This is an optimization exercise on Yosys and OpenROAD, whose aim is small area, not a production implementation.
Function was checked by simulation only, so behaviour that the tests miss may differ from the original.
The series may have gaps, and a smaller design here may also do less where the tests do not look.

Run 1, routing congestion:
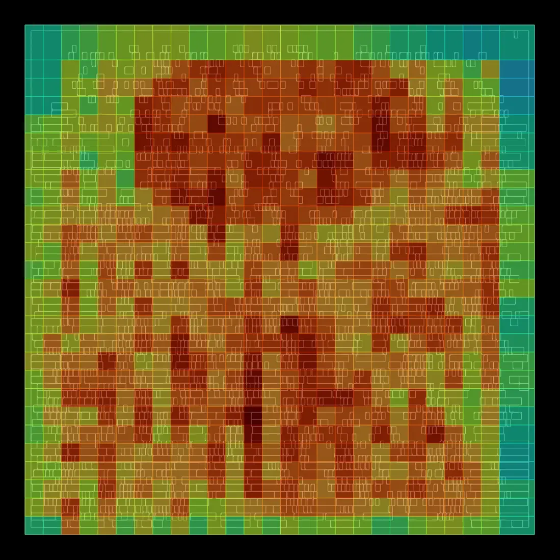
Run 1, routed metal per tile:
Bar = 50 um. 39 x 39 tiles, from white (low) to dark blue (high), scaled to the fullest tile. Values are wire area over tile area, all layers added.
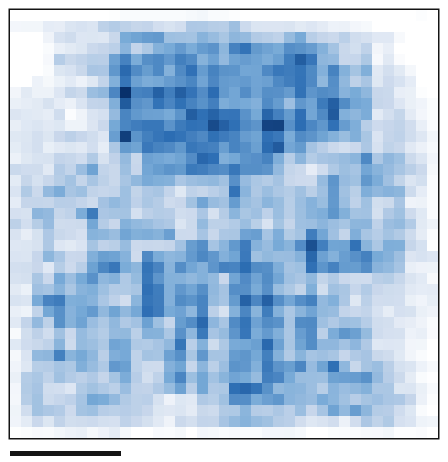
Run 1, sequential cells colored by instance or generate block:
Other sequential cells in the stronger gray, the rest of the logic in the fainter gray.
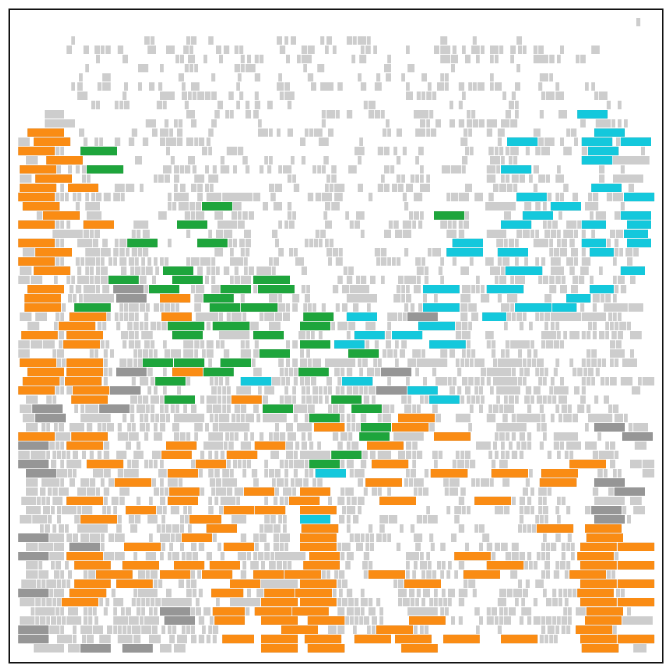
Run 1, M3 wires:
Bar = 50 um.
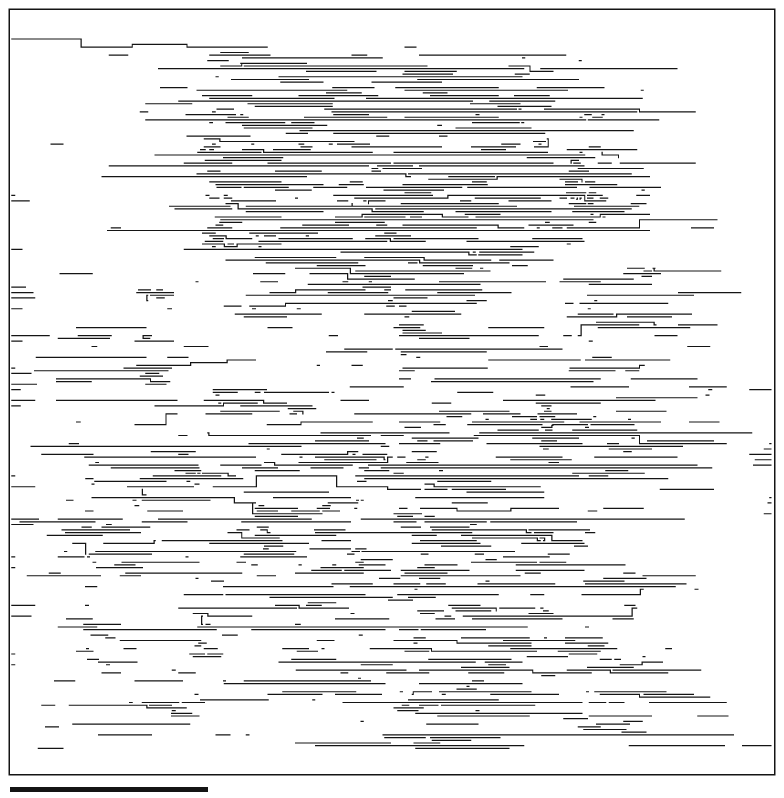
==> flow/design.v, too long to show whole: its modules and the start of the top module <==
// module risc8: 5553 lines
module risc8(cycle, write, ifetch, iack, ie, address, data_out, scan_out, clk, rst_n, nmi, intr, ready, data_in, scan_in, scan_en, scan_mode);
  // ...
==> flow/run.sh <==
#!/bin/bash
# synth_recipe.tcl (not shown) runs the flow's synth.tcl, then flattens the netlist and writes it again
# the make line also repeats each setting of config.mk as NAME=value (left out here)
make -C /OpenROAD-flow-scripts/flow DESIGN_CONFIG=/design/flow/config.mk WORK_HOME=/design/flow/orfs CLKGATE_MAP_FILE= SYNTH_SCRIPT=/design/flow/synth_recipe.tcl finish
==> flow/config.mk <==
export PLATFORM = sky130hd
export DESIGN_NAME = risc8
export DESIGN_NICKNAME = risc8
export VERILOG_FILES = /design/flow/design.v
export SDC_FILE = /design/flow/constraint.sdc
export NUM_CORES = 4
export LEC_CHECK = 0
export ABC_AREA = 1
export CAP_MARGIN = 20
export CORE_MARGIN = 2
export CORE_UTILIZATION = 50
export CTS_BUF_LIST = sky130_fd_sc_hd__clkbuf_16
export CTS_CLUSTER_DIAMETER = 60
export CTS_CLUSTER_SIZE = 20
export SLEW_MARGIN = 20
==> flow/constraint.sdc <==
create_clock -name core_clock -period 8.0 [get_ports {clk}]
set_input_delay 1.6000 -clock core_clock [delete_from_list [all_inputs] [get_ports {clk}]]
set_output_delay 1.6000 -clock core_clock [all_outputs]
set_load 0.01 [all_outputs]
==> metrics.md, run 1 <==
| Metric | Value |
|---|---|
| Slowest-stage cell, CP | o21ai_2 |
| PnR worst setup slack | 1.41 ns |
| Flops & latches, synth | 266 |
| Top cell type's share of synthesized area | 0.216 |
| Die H | between 150 and 200 um |
| Multi-input gate area | between 8000 and 9000 um^2 |
| Mapped Cells | between 2,000 and 2,500 |
| Crit path max fanout | 16 |
| CTS tree | yes |
| Final setup violation count | 0 |
| Clock root cell | clkbuf_16 |
| Placed cell area | 18,700 um^2 |
| Worst path depth | 26 |
| CP max stage delay | 0.61 ns |
| First-pass GRT wire length | 113 mm |
| Setup WS pre-CTS | 1.56 ns |
| Io pins | 46 |
| Synth warnings | 1 |
| Fin. max-slew vios | 0 |
| CP bufs+invs | 8 |
| Initial core utilization | 0.504 |
| Setup Buffers After CTS | 0 |
| Synthesized area | roughly 18,000 um^2 |
| Seq/Total Area, Yosys | 0.407 |
| Largest family of logic cells by synthesized area | simple AND/OR/NAND/NOR gates |
| Worst hold path depth | 1 |
| Fin crit period | 6.59 ns |
| Simple-Gate Fraction of Synth Area | 0.258 |
| Gp weighted congestion | 1.11 |
| Syn nets | 2,482 |
| Layout area overhead | 10.3% |
| DRT iter0 DRCs | 3,312 |
| Design area | approximately 20,000 um^2 |
| Post-synthesis xor/xnor area fraction | 0.0117 |
| Status | complete, no violations |
| Worst Hold Class | reg -> reg |
| Clk latency of the worst-skew pair | between 0.5 and 0.6 ns |
| CP endpoint kind | flip-flop |
| Critical path's top delay family | adder cells |
| Fillers | 3,380 |
| Die area | roughly 37,000 um^2 |
Notes on 'routing congestion' above:
GRT met3 Usage: 0.136
M2 GR Usage: 0.587
M1 GR Usage: 0.598
final core utilization: 0.556
gr busiest metal: met1

Notes on 'routed metal per tile' above:
mean over tiles	0.37
fullest tile	1.1
tiles over half the peak	26%

Notes on 'sequential cells colored by instance or generate block' above:
color	scope	sequential cells
cyan	U_alu	46
green	U_control	42
orange	U_regb_biu	149
not colored	29

Notes on 'M3 wires' above:
main direction	horizontal
longest straight run	137 um
wire length on this layer	11,700 um

-- run 1: kinds of logic (layout without fill, tap and decap cells) --
logic type	Yosys count	in the layout
buffers and inverters	413	465
AOI/OAI and AO/OA	551	551
other	1	1
xor gates and xnor gates	23	23
and+or+nand+nor	1102	1102
adders and majority gates	55	55
DFF	266	266
-- run 1: worst reg2reg max path: cells and delay by family (launching register included) --
family,cells,cell delay [ns]
adder cells (fa/ha/maj),8,2.52
AND/OR/NAND/NOR,7,1.51
AO/OA/AOI/OAI,3,1.03
buffers and inverters,8,0.88
flip-flops,1,0.57
-- run 1: routing by layer --
layer	wire length, um	vias to the layer above	global-route usage	share of wire
li1	-	8219	-	-
met1	31100	8917	0.598	0.40
met2	31100	1555	0.587	0.40
met3	11700	292	0.136	0.15
met4	3430	4	0.149	0.044
met5	22	-	0	0.00028
-- run 1: stage by stage --
stage               std cells  utilization
floorplan                2411            -
global placement         2878        0.529
detailed placement       2878        0.530
CTS                      2924        0.555
global route             2924        0.556
finish                   2924        0.556
-- run 1: layout make-up --
class                           instances  area share
Timing Repair Buffer                   65      0.0302
Tap cell                              461      0.0294
Clock inverter                         21      0.0143
Inverter                              354      0.0677
Clock buffer                           25      0.0319
Multi-Input combinational cell       1732       0.457
Sequential cell                       266       0.369
==> run 2: changes to the inputs <==
==> flow/flow/run.sh (new file) <==
#!/bin/bash
# Layout flow: the standard flow (standard.sh) unchanged, except that the
# synthesis maps logic with an area-oriented ABC script (flow/area.abc: choice
# computation + area mapping, no delay-driven restructuring, buffering or
# sizing); placement, CTS and routing repair timing, slew and capacitance as
# usual. Registers are untouched: Yosys maps them before ABC runs, exactly as
# in synth_recipe.tcl.
set -euo pipefail
HERE=$(pwd)
# synth_recipe.tcl with the abc command redirected to flow/area.abc
{
  head -n 1 synth_recipe.tcl
  echo "proc abc {args} { set i [lsearch -exact \$args -script]; if {\$i >= 0} { lset args [expr {\$i + 1}] $HERE/flow/area.abc }; yosys abc {*}\$args }"
  tail -n +2 synth_recipe.tcl
} > area_synth.tcl
bash standard.sh SYNTH_SCRIPT=$HERE/area_synth.tcl finish > standard.log 2>&1
==> flow/flow/area.abc (new file) <==
strash
dch
amap
topo
==> flow/standard.sh (new file) <==
#!/bin/bash
# synth_recipe.tcl (not shown) runs the flow's synth.tcl, then flattens the netlist and writes it again
# the make line also repeats each setting of config.mk as NAME=value (left out here)
make -C /OpenROAD-flow-scripts/flow DESIGN_CONFIG=/design/flow/config.mk WORK_HOME=/design/flow/orfs CLKGATE_MAP_FILE= SYNTH_SCRIPT=/design/flow/synth_recipe.tcl "${@:-finish}"
removed: flow/run.sh
Run 2, sequential cells colored by instance or generate block:
Other sequential cells in the stronger gray, the rest of the logic in the fainter gray.
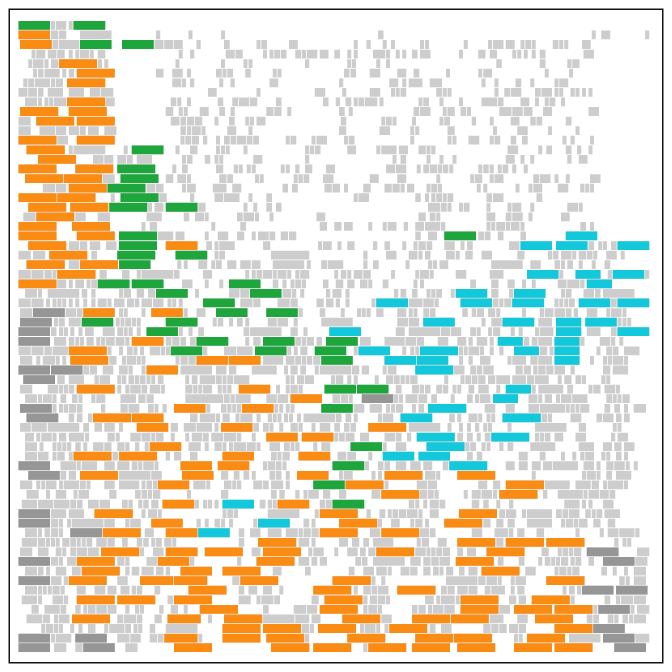
color	scope	sequential cells
orange	U_regb_biu	149
cyan	U_alu	46
green	U_control	42
not colored	29

==> run 2 against run 1 <==
  * Via count shrank 5.3%
  * Synthesized cell count shrank 20%
  * Critical path depth up 1
  * Clock-buffer cell count decreased by 1
  * Synthesized area fell by 7.7%
  * Hold slack lost 0.024 ns
  * Non-clock buffer count rose by 62
  * Clock skew increased by 0.026 ns
==> metrics.md, run 2 <==
| Metric | Value |
|---|---|
| Final Non-Filler Cells | 2,543 |
| Worst Hold Class | reg -> reg |
| CTS tree | yes |
| Seq/Total Area, Yosys | 0.441 |
| Gr busiest metal | met2 |
| Syn nets | 1,999 |
| Kind of critical path | reg -> reg |
| Die width | 185 um |
| Fin. max-slew vios | 0 |
| Fillers | 2,914 |
| Gp weighted congestion | about 1.1 |
| Register-to-register setup slack | 0.83 ns |
| Synth unique cells | about 60 |
| Top cell type's share of synthesized area | 0.234 |
| Fin crit period | 7.17 ns |
| Clk latency of the worst-skew pair | 0.59 ns |
| Placed cell area | 18,100 um^2 |
| Leading cell types in the layout, fill and taps excluded | 365 x nor2_1, 280 x clkinv_1, 128 x edfxtp_1 |
| Initial core utilization | 0.506 |
| Design area | 18,900 um^2 |
| Layout area overhead | 15.3% |
| CTS H-tree depth | 1 |
| Cell Count Post-Placement | 2,495 |
| Clock root cell | clkbuf_16 |
| First-pass GRT wire length | ~110 mm |
| Crit path max fanout | 12 |
| Die H | roughly 190 um |
| Worst hold path depth | 1 |
| Flops & latches, synth | ~270 |
| Io pins | 46 |
| DRT iter0 DRCs | between 2,000 and 3,000 |
| Die area | 34,300 um^2 |
| Residual DRC | 0 |
| Setup Buffers After CTS | 0 |
| Status | complete, no violations |
| Mapped Cells | between 1,500 and 2,000 |
| Tightest Pin Transition | 1.26 ns |
| Gates resized, CTS repair | 0 |
| Synthesized area | 16,400 um^2 |
Run 2, M3 wires:
Bar = 50 um.
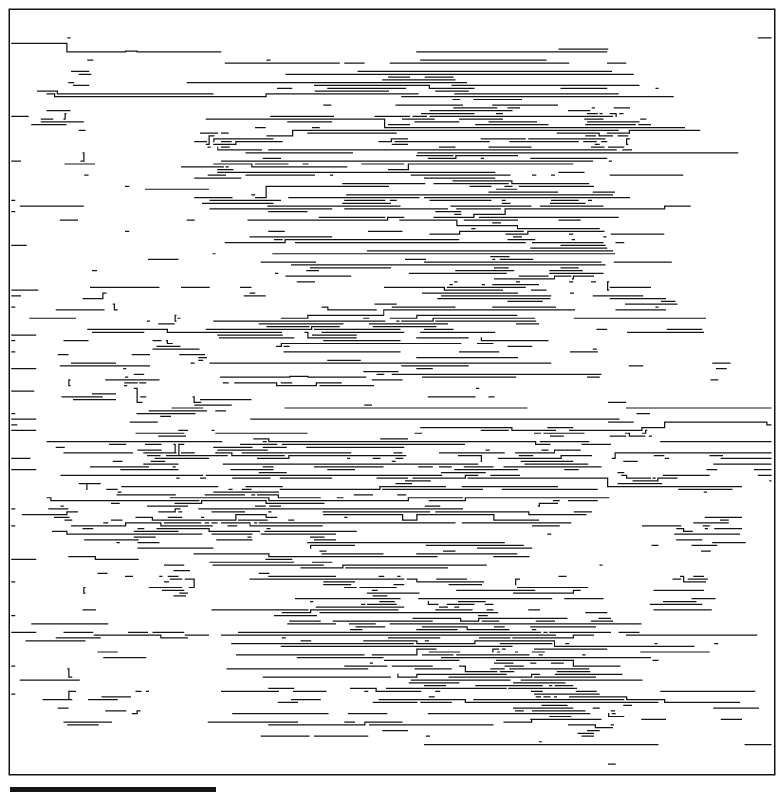
longest straight run	89.9 um
main direction	horizontal
nets with wire on the layer	490
wire length on this layer	11,000 um
WL final: 74.6 mm
Vias: 18,000
GRT met3 Usage: 0.155

run 2: layer usage:
layer  up-vias  share of wire
met1      8581           0.39
met5         -        0.00017
met2      1519           0.41
li1       7573              -
met3       310           0.15
met4         2          0.055
run 2: cells by family (layout without fill, tap and decap cells):
group,after synthesis,after routing,share of synthesized area
other,1,4,0.000228
and+or+nand+nor,659,659,0.170
xor gates and xnor gates,1,1,0.000533
DFF,266,266,0.441
AOI/OAI and AO/OA,666,666,0.278
adders and majority gates,55,55,0.0460
buffers and inverters,280,450,0.0642
run 2: layout make-up:
class,instances,area (um^2),area share
diodes,3,7.51,0.000396
clock buffers,24,601,0.0317
clock inverters,20,254,0.0134
inverters,279,1050,0.0553
multi-input cells,1382,8170,0.431
flip-flops and latches,266,7250,0.383
well taps,442,553,0.0292
repair buffers,127,1060,0.0558
run 2: critical path: stages (launching register included):
cell	delay [ns]
dfrtp_1	0.61
clkinv_1	0.44
a31oi_1	0.27
o221ai_1	0.14
a31oi_1	0.49
clkinv_1	0.14
o22ai_1	0.24
clkinv_1	0.18
fa_1	0.46
fa_1	0.37
clkinv_1	0.07
fa_1	0.17
clkinv_1	0.07
fa_1	0.37
clkinv_1	0.07
fa_1	0.18
clkinv_1	0.08
fa_1	0.38
clkinv_1	0.07
fa_1	0.17
clkinv_1	0.08
fa_1	0.55
a21oi_1	0.14
buf_4	0.20
o22ai_1	0.32
clkinv_1	0.44
nand2_1	0.19
o221ai_1	0.14
run 2: stage by stage:
stage	hold slack, ns	worst slack [ns]	utilization
detailed placement	0.461	1.02	0.556
floorplan	0.434	1.99	-
CTS	0.454	1.04	0.583
global route	0.472	0.300	0.583
finish	0.454	0.827	0.583
global placement	0.455	1.22	0.556
==> run 3: changes to the inputs <==
==> flow/flow/run.sh (replaced) <==
#!/bin/bash
# Layout flow: the standard flow (standard.sh), with three changes:
#  - synthesis maps logic with an area-oriented ABC script (flow/area.abc:
#    choice computation + area mapping, no delay-driven restructuring,
#    buffering or sizing). Registers are untouched: Yosys maps them before
#    ABC runs, exactly as in synth_recipe.tcl. Placement, CTS and routing then
#    repair timing, slew and capacitance as usual.
#  - every input and output port gets a buffer as in the standard flow, but of
#    the smallest buffer cell (buf_1); the resizer upsizes any that need it.
#  - clock tree synthesis as ORFS runs it (clkbuf_8, sink clusters of at most
#    15 sinks within 50 um) but without dummy loads.
# All tool output goes to standard.log here and to ORFS's own logs under orfs/logs.
set -euo pipefail
HERE=$(pwd)
# synth_recipe.tcl with the abc command redirected to flow/area.abc
{
  head -n 1 synth_recipe.tcl
  echo "proc abc {args} { set i [lsearch -exact \$args -script]; if {\$i >= 0} { lset args [expr {\$i + 1}] $HERE/flow/area.abc }; yosys abc {*}\$args }"
  tail -n +2 synth_recipe.tcl
} > area_synth.tcl
bash standard.sh SYNTH_SCRIPT=$HERE/area_synth.tcl \
  "BUFFER_PORTS_ARGS=-buffer_cell sky130_fd_sc_hd__buf_1" \
  "CTS_ARGS=-sink_clustering_enable -repair_clock_nets -sink_clustering_size 15 -sink_clustering_max_diameter 50 -buf_list sky130_fd_sc_hd__clkbuf_8 -dont_use_dummy_load" \
  finish > standard.log 2>&1
--- a/flow/config.mk
+++ b/flow/config.mk
@@ -10,6 +10,8 @@
 export CORE_MARGIN = 2
 export CORE_UTILIZATION = 50
-export CTS_BUF_LIST = sky130_fd_sc_hd__clkbuf_16
-export CTS_CLUSTER_DIAMETER = 60
-export CTS_CLUSTER_SIZE = 20
+export CTS_BUF_LIST = sky130_fd_sc_hd__clkbuf_8
+export CTS_CLUSTER_DIAMETER = 50
+export CTS_CLUSTER_SIZE = 15
+export GPL_TIMING_DRIVEN = 0
+export SETUP_SLACK_MARGIN = 0.4
 export SLEW_MARGIN = 20
Run 3, sequential cells colored by instance or generate block:
Other sequential cells in the stronger gray, the rest of the logic in the fainter gray.
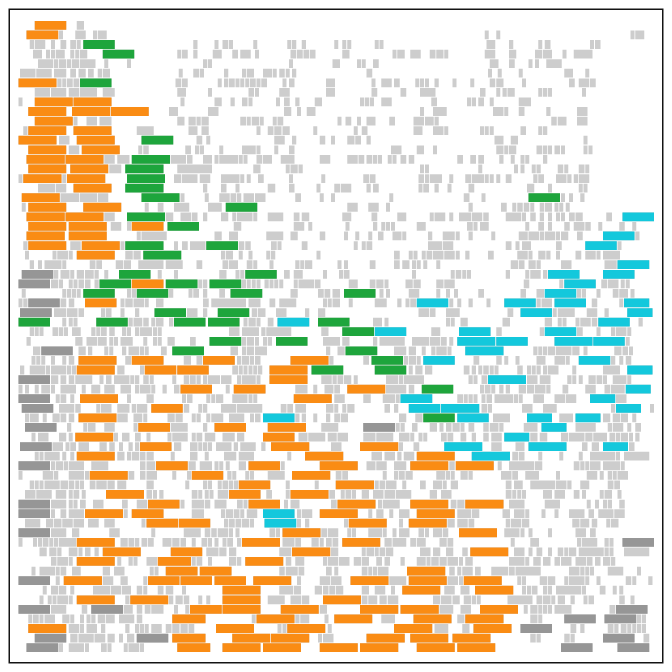
color	scope	sequential cells
green	U_control	42
orange	U_regb_biu	149
cyan	U_alu	46
not colored	29

==> run 3 against run 2 <==
  * Critical path type unchanged
  * Setup slack got worse by 0.19 ns
  * Maximum frequency fell by 2.6%
  * Cell count is 3.1% lower
  * Global-route usage fell by 1.4 points
  * Via count decreased by 3.1%
  * Hold slack gained 0.039 ns
  * Highest routed layer unchanged
  * Non-clock buffer count decreased by 66
==> metrics.md, run 3 <==
| Metric | Value |
|---|---|
| Status | complete, no violations |
| Clk latency of the worst-skew pair | approximately 0.66 ns |
| Clock root cell | clkbuf_8 |
| CP bufs+invs | 10 |
| Setup Buffers After CTS | 0 |
| Io pins | 46 |
| Setup WS pre-CTS | -0.255 ns |
| Initial core utilization | 0.506 |
| Most frequent CP cell | clkinv_1 |
| Hold_ws | 0.493 ns |
| Synthesized area | 16,400 um^2 |
| Fin crit period | 7.37 ns |
| Crit path max fanout | 19 |
| CP endpoint kind | flip-flop |
| Synth warnings | 1 |
| DRT iter0 DRCs | 2,558 |
| Gates resized, CTS repair | 14 |
| Final core utilization | 0.555 |
| CTS H-tree depth | 1 |
| Synth unique cells | 59 |
| CTS tree | yes |
| First-pass GRT wire length | 107 mm |
| CP max stage delay | 0.71 ns |
| Syn nets | 1,999 |
| Fin. max-slew vios | 0 |
| Worst hold path depth | 2 |
| Register-to-register setup slack | roughly 0.63 ns |
| Die H | 185 um |
| Flops & latches, synth | 266 |
| Kind of critical path | reg -> reg |
| Tightest Pin Transition | 1.16 ns |
| Seq/Total Area, Yosys | 0.441 |
| Slowest-stage cell, CP | dfrtp_1 |
Run 3, M3 wires:
Bar = 50 um.
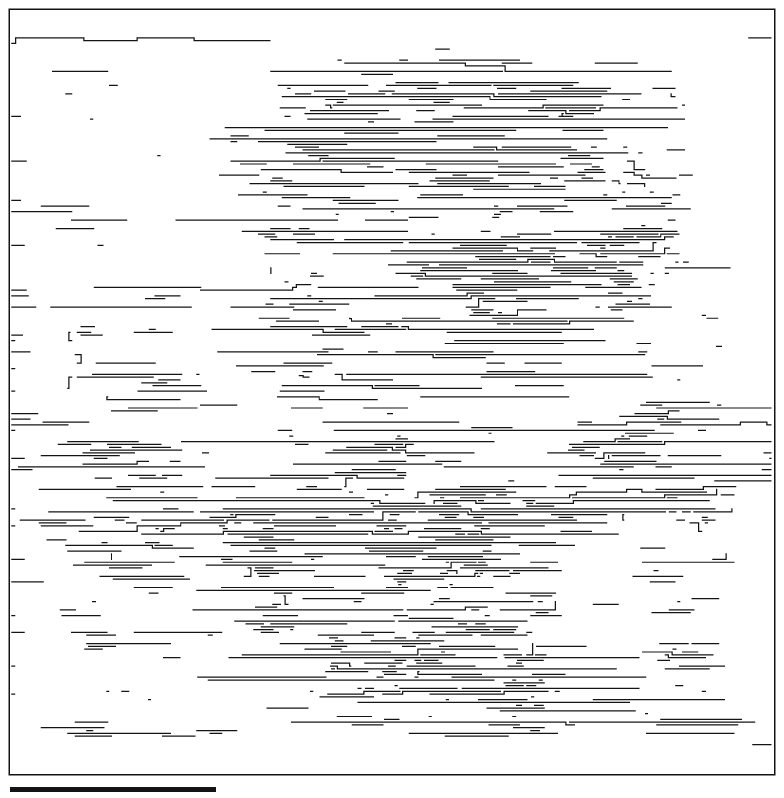
WL final: 72.2 mm
GRT met3 Usage: 0.146
Vias: 17,400

run 3: cell count changes in the layout (fill, tap and decap cells not counted), moves of 5 or more:
cell,delta
buf_1,+40
buf_4,-81
clkbuf_16,-24
clkbuf_8,+31
clkdlybuf4s50_1,-40
clkinv_1,-7
inv_6,-5
nor3_1,-6
run 3: stage by stage:
step,cell area (um^2),cells,setup TNS [ns]
after global placement,17100,2411,-178.38
after CTS,17900,2458,0
after global routing,18000,2461,0
after floorplan,16400,1928,0
after detailed placement,17500,2427,-1.28
final,18000,2465,0
run 3: final cells by class:
| class | count | area, um^2 |
|---|---|---|
| diodes | 4 | 10.0 |
| plain buffers | 1 | 7.51 |
| clock buffers | 31 | 427 |
| fillers | 2980 | 14400 |
| inverters | 279 | 1050 |
| multi-input cells | 1382 | 8330 |
| flip-flops and latches | 266 | 7250 |
| well taps | 442 | 553 |
| repair buffers | 60 | 395 |
run 3: worst register-to-register path: stages (launching register included):
cell and delay (ns):
dfrtp_1 0.71, clkinv_2 0.39, nand2_4 0.36, o2111ai_1 0.16
a31oi_2 0.41, clkinv_1 0.15, o22ai_1 0.26, clkinv_1 0.18
fa_1 0.45, fa_1 0.42, clkinv_1 0.08, fa_1 0.17
clkinv_1 0.07, fa_1 0.37, clkinv_1 0.07, fa_1 0.16
clkinv_1 0.09, fa_1 0.38, clkinv_1 0.10, fa_1 0.18
clkinv_1 0.08, fa_1 0.50, a21oi_2 0.47, clkinv_1 0.37
nor2_1 0.34, a2111oi_0 0.14, o32ai_1 0.26
run 3: routing by layer:
metal	routed length (um)	up-vias	track usage
met5	13	-	0
met4	3270	2	0.155
met3	10200	251	0.146
met2	30500	1362	0.627
met1	28200	8342	0.568
li1	-	7472	-
run 3: cell families after synthesis:
family	count (synthesis)	share of synthesized area
xor gates and xnor gates	1	0.000533
AOI/OAI and AO/OA	666	0.278
DFF	266	0.441
buffers and inverters	280	0.0642
and+or+nand+nor	659	0.170
adders and majority gates	55	0.0460
other	1	0.000228
==> run 4: too many edits to list; what changed since run 3 <==
flow/design.v: 5553 -> 5508 lines; modules unchanged: 0
  risc8: edited, 5553 -> 5508 lines
--- a/flow/config.mk
+++ b/flow/config.mk
@@ -7,5 +7,5 @@
 export LEC_CHECK = 0
 export ABC_AREA = 1
-export CAP_MARGIN = 20
+export CAP_MARGIN = 5
 export CORE_MARGIN = 2
 export CORE_UTILIZATION = 50
@@ -15,3 +15,3 @@
 export GPL_TIMING_DRIVEN = 0
 export SETUP_SLACK_MARGIN = 0.4
-export SLEW_MARGIN = 20
+export SLEW_MARGIN = 5
Run 4, routing congestion:
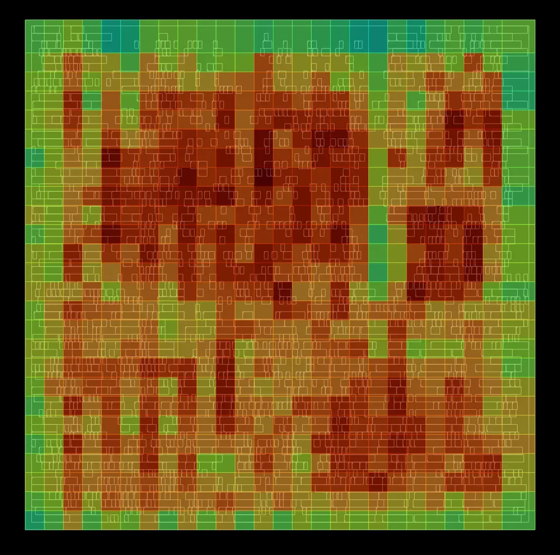
GRT met3 Usage: 0.123
M1 GR Usage: 0.568
gr busiest metal: met2

Run 4, sequential cells grouped by signal name:
Other sequential cells in the stronger gray, the rest of the logic in the fainter gray.
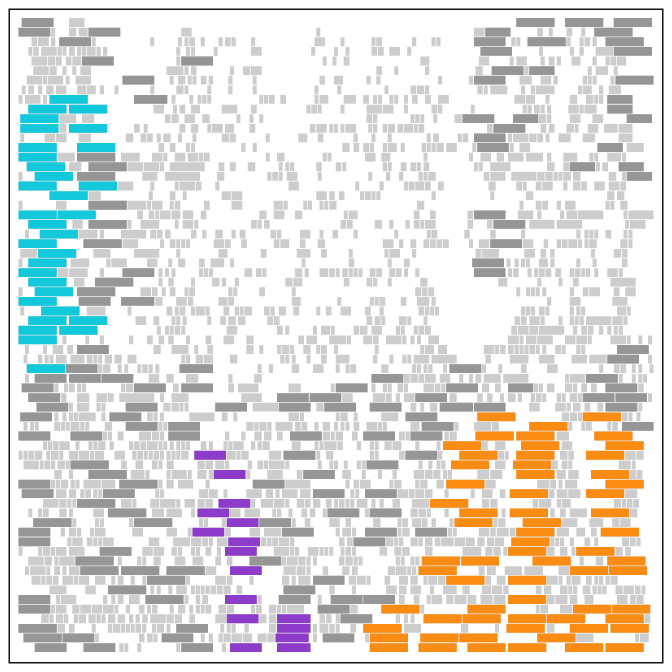
color	name in the netlist	sequential cells
cyan	U_regb_biu.ins_queue	32
orange	U_regb_biu.reg_file	64
purple	U_regb_biu.sp	16
not colored	149

==> run 4 against run 3 <==
  * Still clean
  * Critical path depth down 7
  * Synthesized cell count rose by 0.83%
  * Register-to-register slack got worse by 0.33 ns
==> metrics.md, run 4 <==
| Metric | Value |
|---|---|
| DRT iter0 DRCs | 2,917 |
| Seq/Total Area, Yosys | 0.438 |
| Flops & latches, synth | 261 |
| Synth warnings | 1 |
| Slowest-stage cell, CP | o41ai_2 |
| Largest family of logic cells by synthesized area | compound AO/OA/AOI/OAI gates |
| PnR worst setup slack | 0.305 ns |
| Io pins | 46 |
| CP max stage delay | 0.88 ns |
| Status | complete, no violations |
| Crit path max fanout | 18 |
| Die H | 184 um |
| Synth unique cells | 52 |
| First-pass GRT wire length | 105 mm |
| Ys flop type | edfxtp_1 |
| Synthesized area | 16,300 um^2 |
| Cell Count Post-Placement | 2,443 |
| Die width | 184 um |
| Final setup violation count | 0 |
| Post-synthesis xor/xnor area fraction | 0 |
| Tightest Pin Transition | 1.30 ns |
| Synthesized-area fraction occupied by adder cells | 0.0403 |
| Worst Hold Class | reg -> reg |
| Simple-Gate Fraction of Synth Area | 0.177 |
| Final core utilization | 0.557 |
| Final Non-Filler Cells | 2,480 |
| Kind of critical path | reg -> reg |
| Most frequent CP cell | clkinv_1 |
| Worst hold path depth | 1 |
| Layout area overhead | 10.4% |
| N_diodes | 0 |
| CP endpoint kind | flip-flop |
| Compound-Gate Fraction of Synth Area | 0.276 |
| Clock root cell | clkbuf_8 |
| Leading cell types in the layout, fill and taps excluded | 388 x nor2_1, 285 x clkinv_1, 128 x edfxtp_1 |
| CTS H-tree depth | 1 |
| Cell chain of the critical path | clkinv_1 -> ha_1 -> a22o_1 -> a221oi_2 -> clkinv_1 -> o22ai_2 -> buf_8 -> nor2_1 -> clkinv_1 -> nor2_1 -> nand3_1 -> nand3_1 -> a21oi_2 -> clkinv_2 -> nor2_2 -> clkinv_2 -> o41ai_2 -> clkinv_1 -> o22ai_1 |
| Mapped Cells | 1,944 |
| Setup WS pre-CTS | -1.69 ns |
| CTS tree | yes |
| Multiplexer share of the synthesized area | 0 |
| Die area | approximately 34,000 um^2 |
| Clk latency of the worst-skew pair | 0.62 ns |
| Fin. max-slew vios | 0 |
| GRT overflow | 0 |
| Fillers | 3,023 |
| Gp weighted congestion | ~1.1 |
| Initial core utilization | 0.504 |
==> run 4: cell types whose count changed after synthesis, sizes merged, moves of 9 or more <==
cell	change
a31oi	-15
o21a	-12
a211oi	+13
nor2	+27
clkinv	+18
a2111oi	+23
nor4	+9
o221ai	-9
nand2	-14
==> run 4: stage by stage <==
stage / instance area [um^2] / hold slack [ns]
floorplan: 16300 / 0.447
global placement: 17000 / 0.458
detailed placement: 17300 / 0.465
CTS: 17800 / 0.478
global route: 18000 / 0.514
finish: 18000 / 0.478
==> run 4: cell families (layout without fill, tap and decap cells) <==
kind of cell,Yosys count,in the layout
AND/OR/NAND/NOR,682,682
AO/OA/AOI/OAI,655,655
buffers and inverters,298,392
flip-flops,261,261
adder cells (fa/ha/maj),47,47
other,1,1
==> run 4: area by class of cell <==
cell class / count / area (um^2) / share of cell area
inverters: 297 / 1140 / 0.0634
clock buffers: 28 / 385 / 0.0214
plain buffers: 1 / 7.51 / 0.000418
multi-input cells: 1385 / 8310 / 0.462
well taps: 442 / 553 / 0.0308
repair buffers: 66 / 454 / 0.0253
flip-flops and latches: 261 / 7130 / 0.396
==> run 4: critical path: cells and delay by family, from the launching register on <==
family                   cells  cell delay (ns)
flip-flops                   1             0.42
buffers and inverters        7             2.34
AO/OA/AOI/OAI                6             3.19
adder cells (fa/ha/maj)      1             0.38
AND/OR/NAND/NOR              5             1.26
==> run 4: repair_timing <==
item | CTS | global route
setup endpoints to repair | 122 | 74
pin swaps | 1 | 0
endpoints found under the hold margin | 0 | 0
hold buffers | 0 | 0
gates resized for setup | 39 | 25
buffers inserted | 2 | 7
==> run 4: metal layers <==
| metal | track usage | wire [um] |
|---|---|---|
| met5 | 0 | 32 |
| met4 | 0.200 | 4580 |
| met3 | 0.123 | 9450 |
| met2 | 0.622 | 29900 |
| met1 | 0.568 | 27400 |
==> run 5: too many edits to list; what changed since run 4 <==
flow/design.v: 5508 -> 5604 lines; modules unchanged: 0
  risc8: edited, 5508 -> 5604 lines
--- a/flow/config.mk
+++ b/flow/config.mk
@@ -14,4 +14,4 @@
 export CTS_CLUSTER_SIZE = 15
 export GPL_TIMING_DRIVEN = 0
-export SETUP_SLACK_MARGIN = 0.4
+export SETUP_SLACK_MARGIN = 0.3
 export SLEW_MARGIN = 5
Run 5, routing congestion:
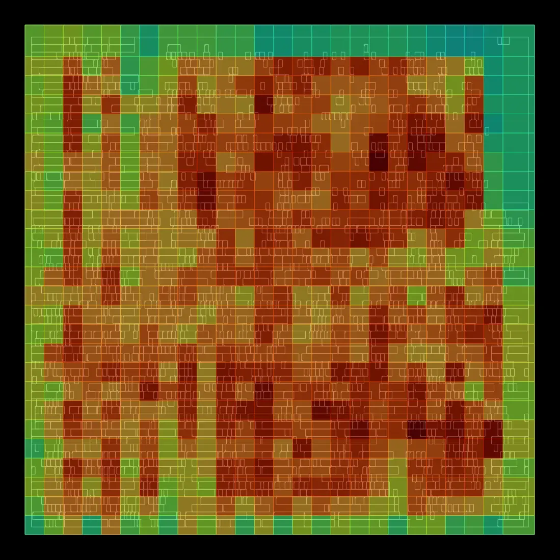
final core utilization: 0.559
M1 GR Usage: 0.575

Run 5, sequential cells grouped by signal name:
Other sequential cells in the stronger gray, the rest of the logic in the fainter gray.
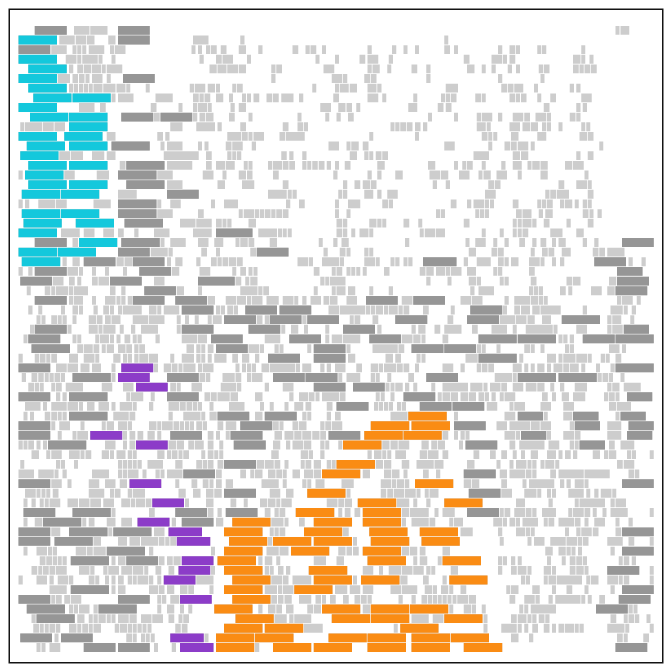
color	name in the netlist	sequential cells	where
orange	U_regb_biu.reg_file	64	bottom middle
purple	U_regb_biu.sp	16	bottom left
cyan	U_regb_biu.ins_queue	32	top left
sequential cell area share: 0.402

==> run 5 against run 4 <==
  * Non-clock buffer count is 7 lower
  * Maximum frequency decreased by 0.16%
  * Utilization rose by 0.24 points
  * Global-route usage rose by 0.22 points
  * Clock skew hardly changed
  * Cell area shrank 1.3%
  * Sequential cell count unchanged
  * Routed wire length up 0.36%
  * Critical path depth grew 1
  * Synthesized cell count down 0.82%
==> metrics.md, run 5 <==
| Metric | Value |
|---|---|
| Mapped Cells | 1,928 |
| Reg area | 7130 um^2 |
| GRT overflow | 0 |
| Clock root cell | clkbuf_8 |
| Fin crit period | 7.71 ns |
| CP max stage delay | 0.92 ns |
| Most frequent CP cell | fa_1 |
| Layout cell share with drive strength beyond 1 | 0.0526 |
| Layout area overhead | 9.60% |
| Die H | 184 um |
| Synth unique cells | 57 |
| Hold_ws | 0.494 ns |
| Residual DRC | 0 |
| Slowest-stage cell, CP | o21ai_0 |
| Syn nets | between 1,500 and 2,000 |
| Register-to-register setup slack | 0.29 ns |
| Io pins | 46 |
| CTS H-tree depth | 1 |
| Worst Hold Class | reg -> reg |
| Fillers | between 2,000 and 3,000 |
| Leading cell types in the layout, fill and taps excluded | 378 x nor2_1, 273 x clkinv_1, 140 x o21ai_0 |
| Setup_tns | 0 ns |
| CTS tree | yes |
| Flops & latches, synth | between 200 and 300 |
| Gp weighted congestion | 1.09 |
| Largest net degree at the start of global routing | 36 |
| Cell chain of the critical path | nor2_1 -> clkinv_1 -> nor2b_1 -> a221oi_1 -> o211a_1 -> a2111oi_2 -> o21ai_2 -> inv_2 -> fa_1 -> fa_1 -> clkinv_1 -> fa_1 -> fa_1 -> fa_1 -> clkinv_1 -> fa_1 -> o21ai_0 -> a21oi_1 -> a222oi_1 -> o22ai_1 |
| Vias | 17,500 |
| Die area | ~34,000 um^2 |
| CTS Hold Bufs | 0 |
| Synth warnings | 1 |
| Final setup violation count | 0 |
| Die width | between 150 and 200 um |
| Status | complete, no violations |
| Ys flop type | edfxtp_1 |
| Kind of critical path | reg -> reg |
| Synthesized area per cell | 8.39 um^2 |
| Initial core utilization | 0.510 |
| Seq/Total Area, Yosys | 0.440 |
| WL final | 71.6 mm |
| Crit path max fanout | 20 |
| Synthesized area | between 15,000 and 20,000 um^2 |
| Final Non-Filler Cells | approximately 2,400 |
| Tightest Pin Transition | 1.37 ns |
==> run 5: metrics by stage <==
| step | setup slack (ns) | util | area, um^2 |
|---|---|---|---|
| after floorplan | 0.876 | - | 16200 |
| after global placement | -2.55 | 0.531 | 16800 |
| after detailed placement | -2.53 | 0.540 | 17100 |
| after CTS | 0.222 | 0.556 | 17600 |
| after global routing | 0.286 | 0.559 | 17700 |
| final | 0.293 | 0.559 | 17700 |
==> run 5: timing repair <==
| action | 4_1_cts | 5_1_grt |
|---|---|---|
| cloned | 0 | 0 |
| gates resized for setup | 33 | 18 |
| endpoints found under the setup margin | 111 | 51 |
| buffers inserted | 1 | 2 |
| pin swaps | 1 | 1 |
==> run 5: area by class of cell <==
type                       count  area share
timing repair buffer          59      0.0219
clock buffer                  29      0.0225
buffer                         1    0.000423
sequential                   261       0.402
multi-input combinational   1384       0.464
inverter                     282      0.0607
tap                          402      0.0284
antenna                        1    0.000141
==> run 5: critical path: cells and delay by family, from the launching register on <==
family / cells / cell delay [ns]
simple gates: 2 / 0.81
compound gates: 8 / 3.13
buf+inv: 4 / 1.11
fa+ha+maj: 6 / 2.05
flops: 1 / 0.44
==> run 5: metal layers <==
metal	global-route usage	wire [um]	share of wire
met1	0.575	27100	0.38
met2	0.628	30100	0.42
met3	0.127	10400	0.15
met4	0.181	3960	0.055
met5	0	0	0
==> run 5: logic make-up (layout without fill, tap and decap cells) <==
kind of cell,Yosys count,in the layout,share of synthesized area
and+or+nand+nor,679,679,0.176
AOI/OAI and AO/OA,662,662,0.281
buffers and inverters,283,371,0.0659
DFF,261,261,0.440
adders and majority gates,42,42,0.0367
other,1,2,0.000232

re-timing with driven ports:
In the flow no input, the clock included, has a driving cell. The finished layouts below were timed again as built, in two steps. Step 1, drivers: a clkbuf_16 drives clk and a buf_2 each remaining input, both assumed. Step 2 adds t to the input delays and takes it off the output delays; t is the mean of the earliest and latest rising clock arrival at the registers after step 1. Input paths then give back, and output paths get back, about the clock's delay inside the block. Three values: ideal ports, drivers, drivers and shift; two values: the first two.
| run | shift t [ns] | slack for setup (ns) | worst setup path at the end |
|---|---|---|---|
| run 1 | 0.635 | 1.414 / 1.414 / 1.414 | register to register |
| run 2 | 0.621 | 0.827 / 0.827 / 0.827 | register to register |
| run 3 | 0.644 | 0.635 / 0.635 / 0.635 | register to register |
| run 4 | 0.651 | 0.305 / 0.305 / 0.305 | register to register |
| run 5 | 0.653 | 0.293 / 0.293 / 0.293 | register to register |
After both steps every run listed still meets setup and hold.
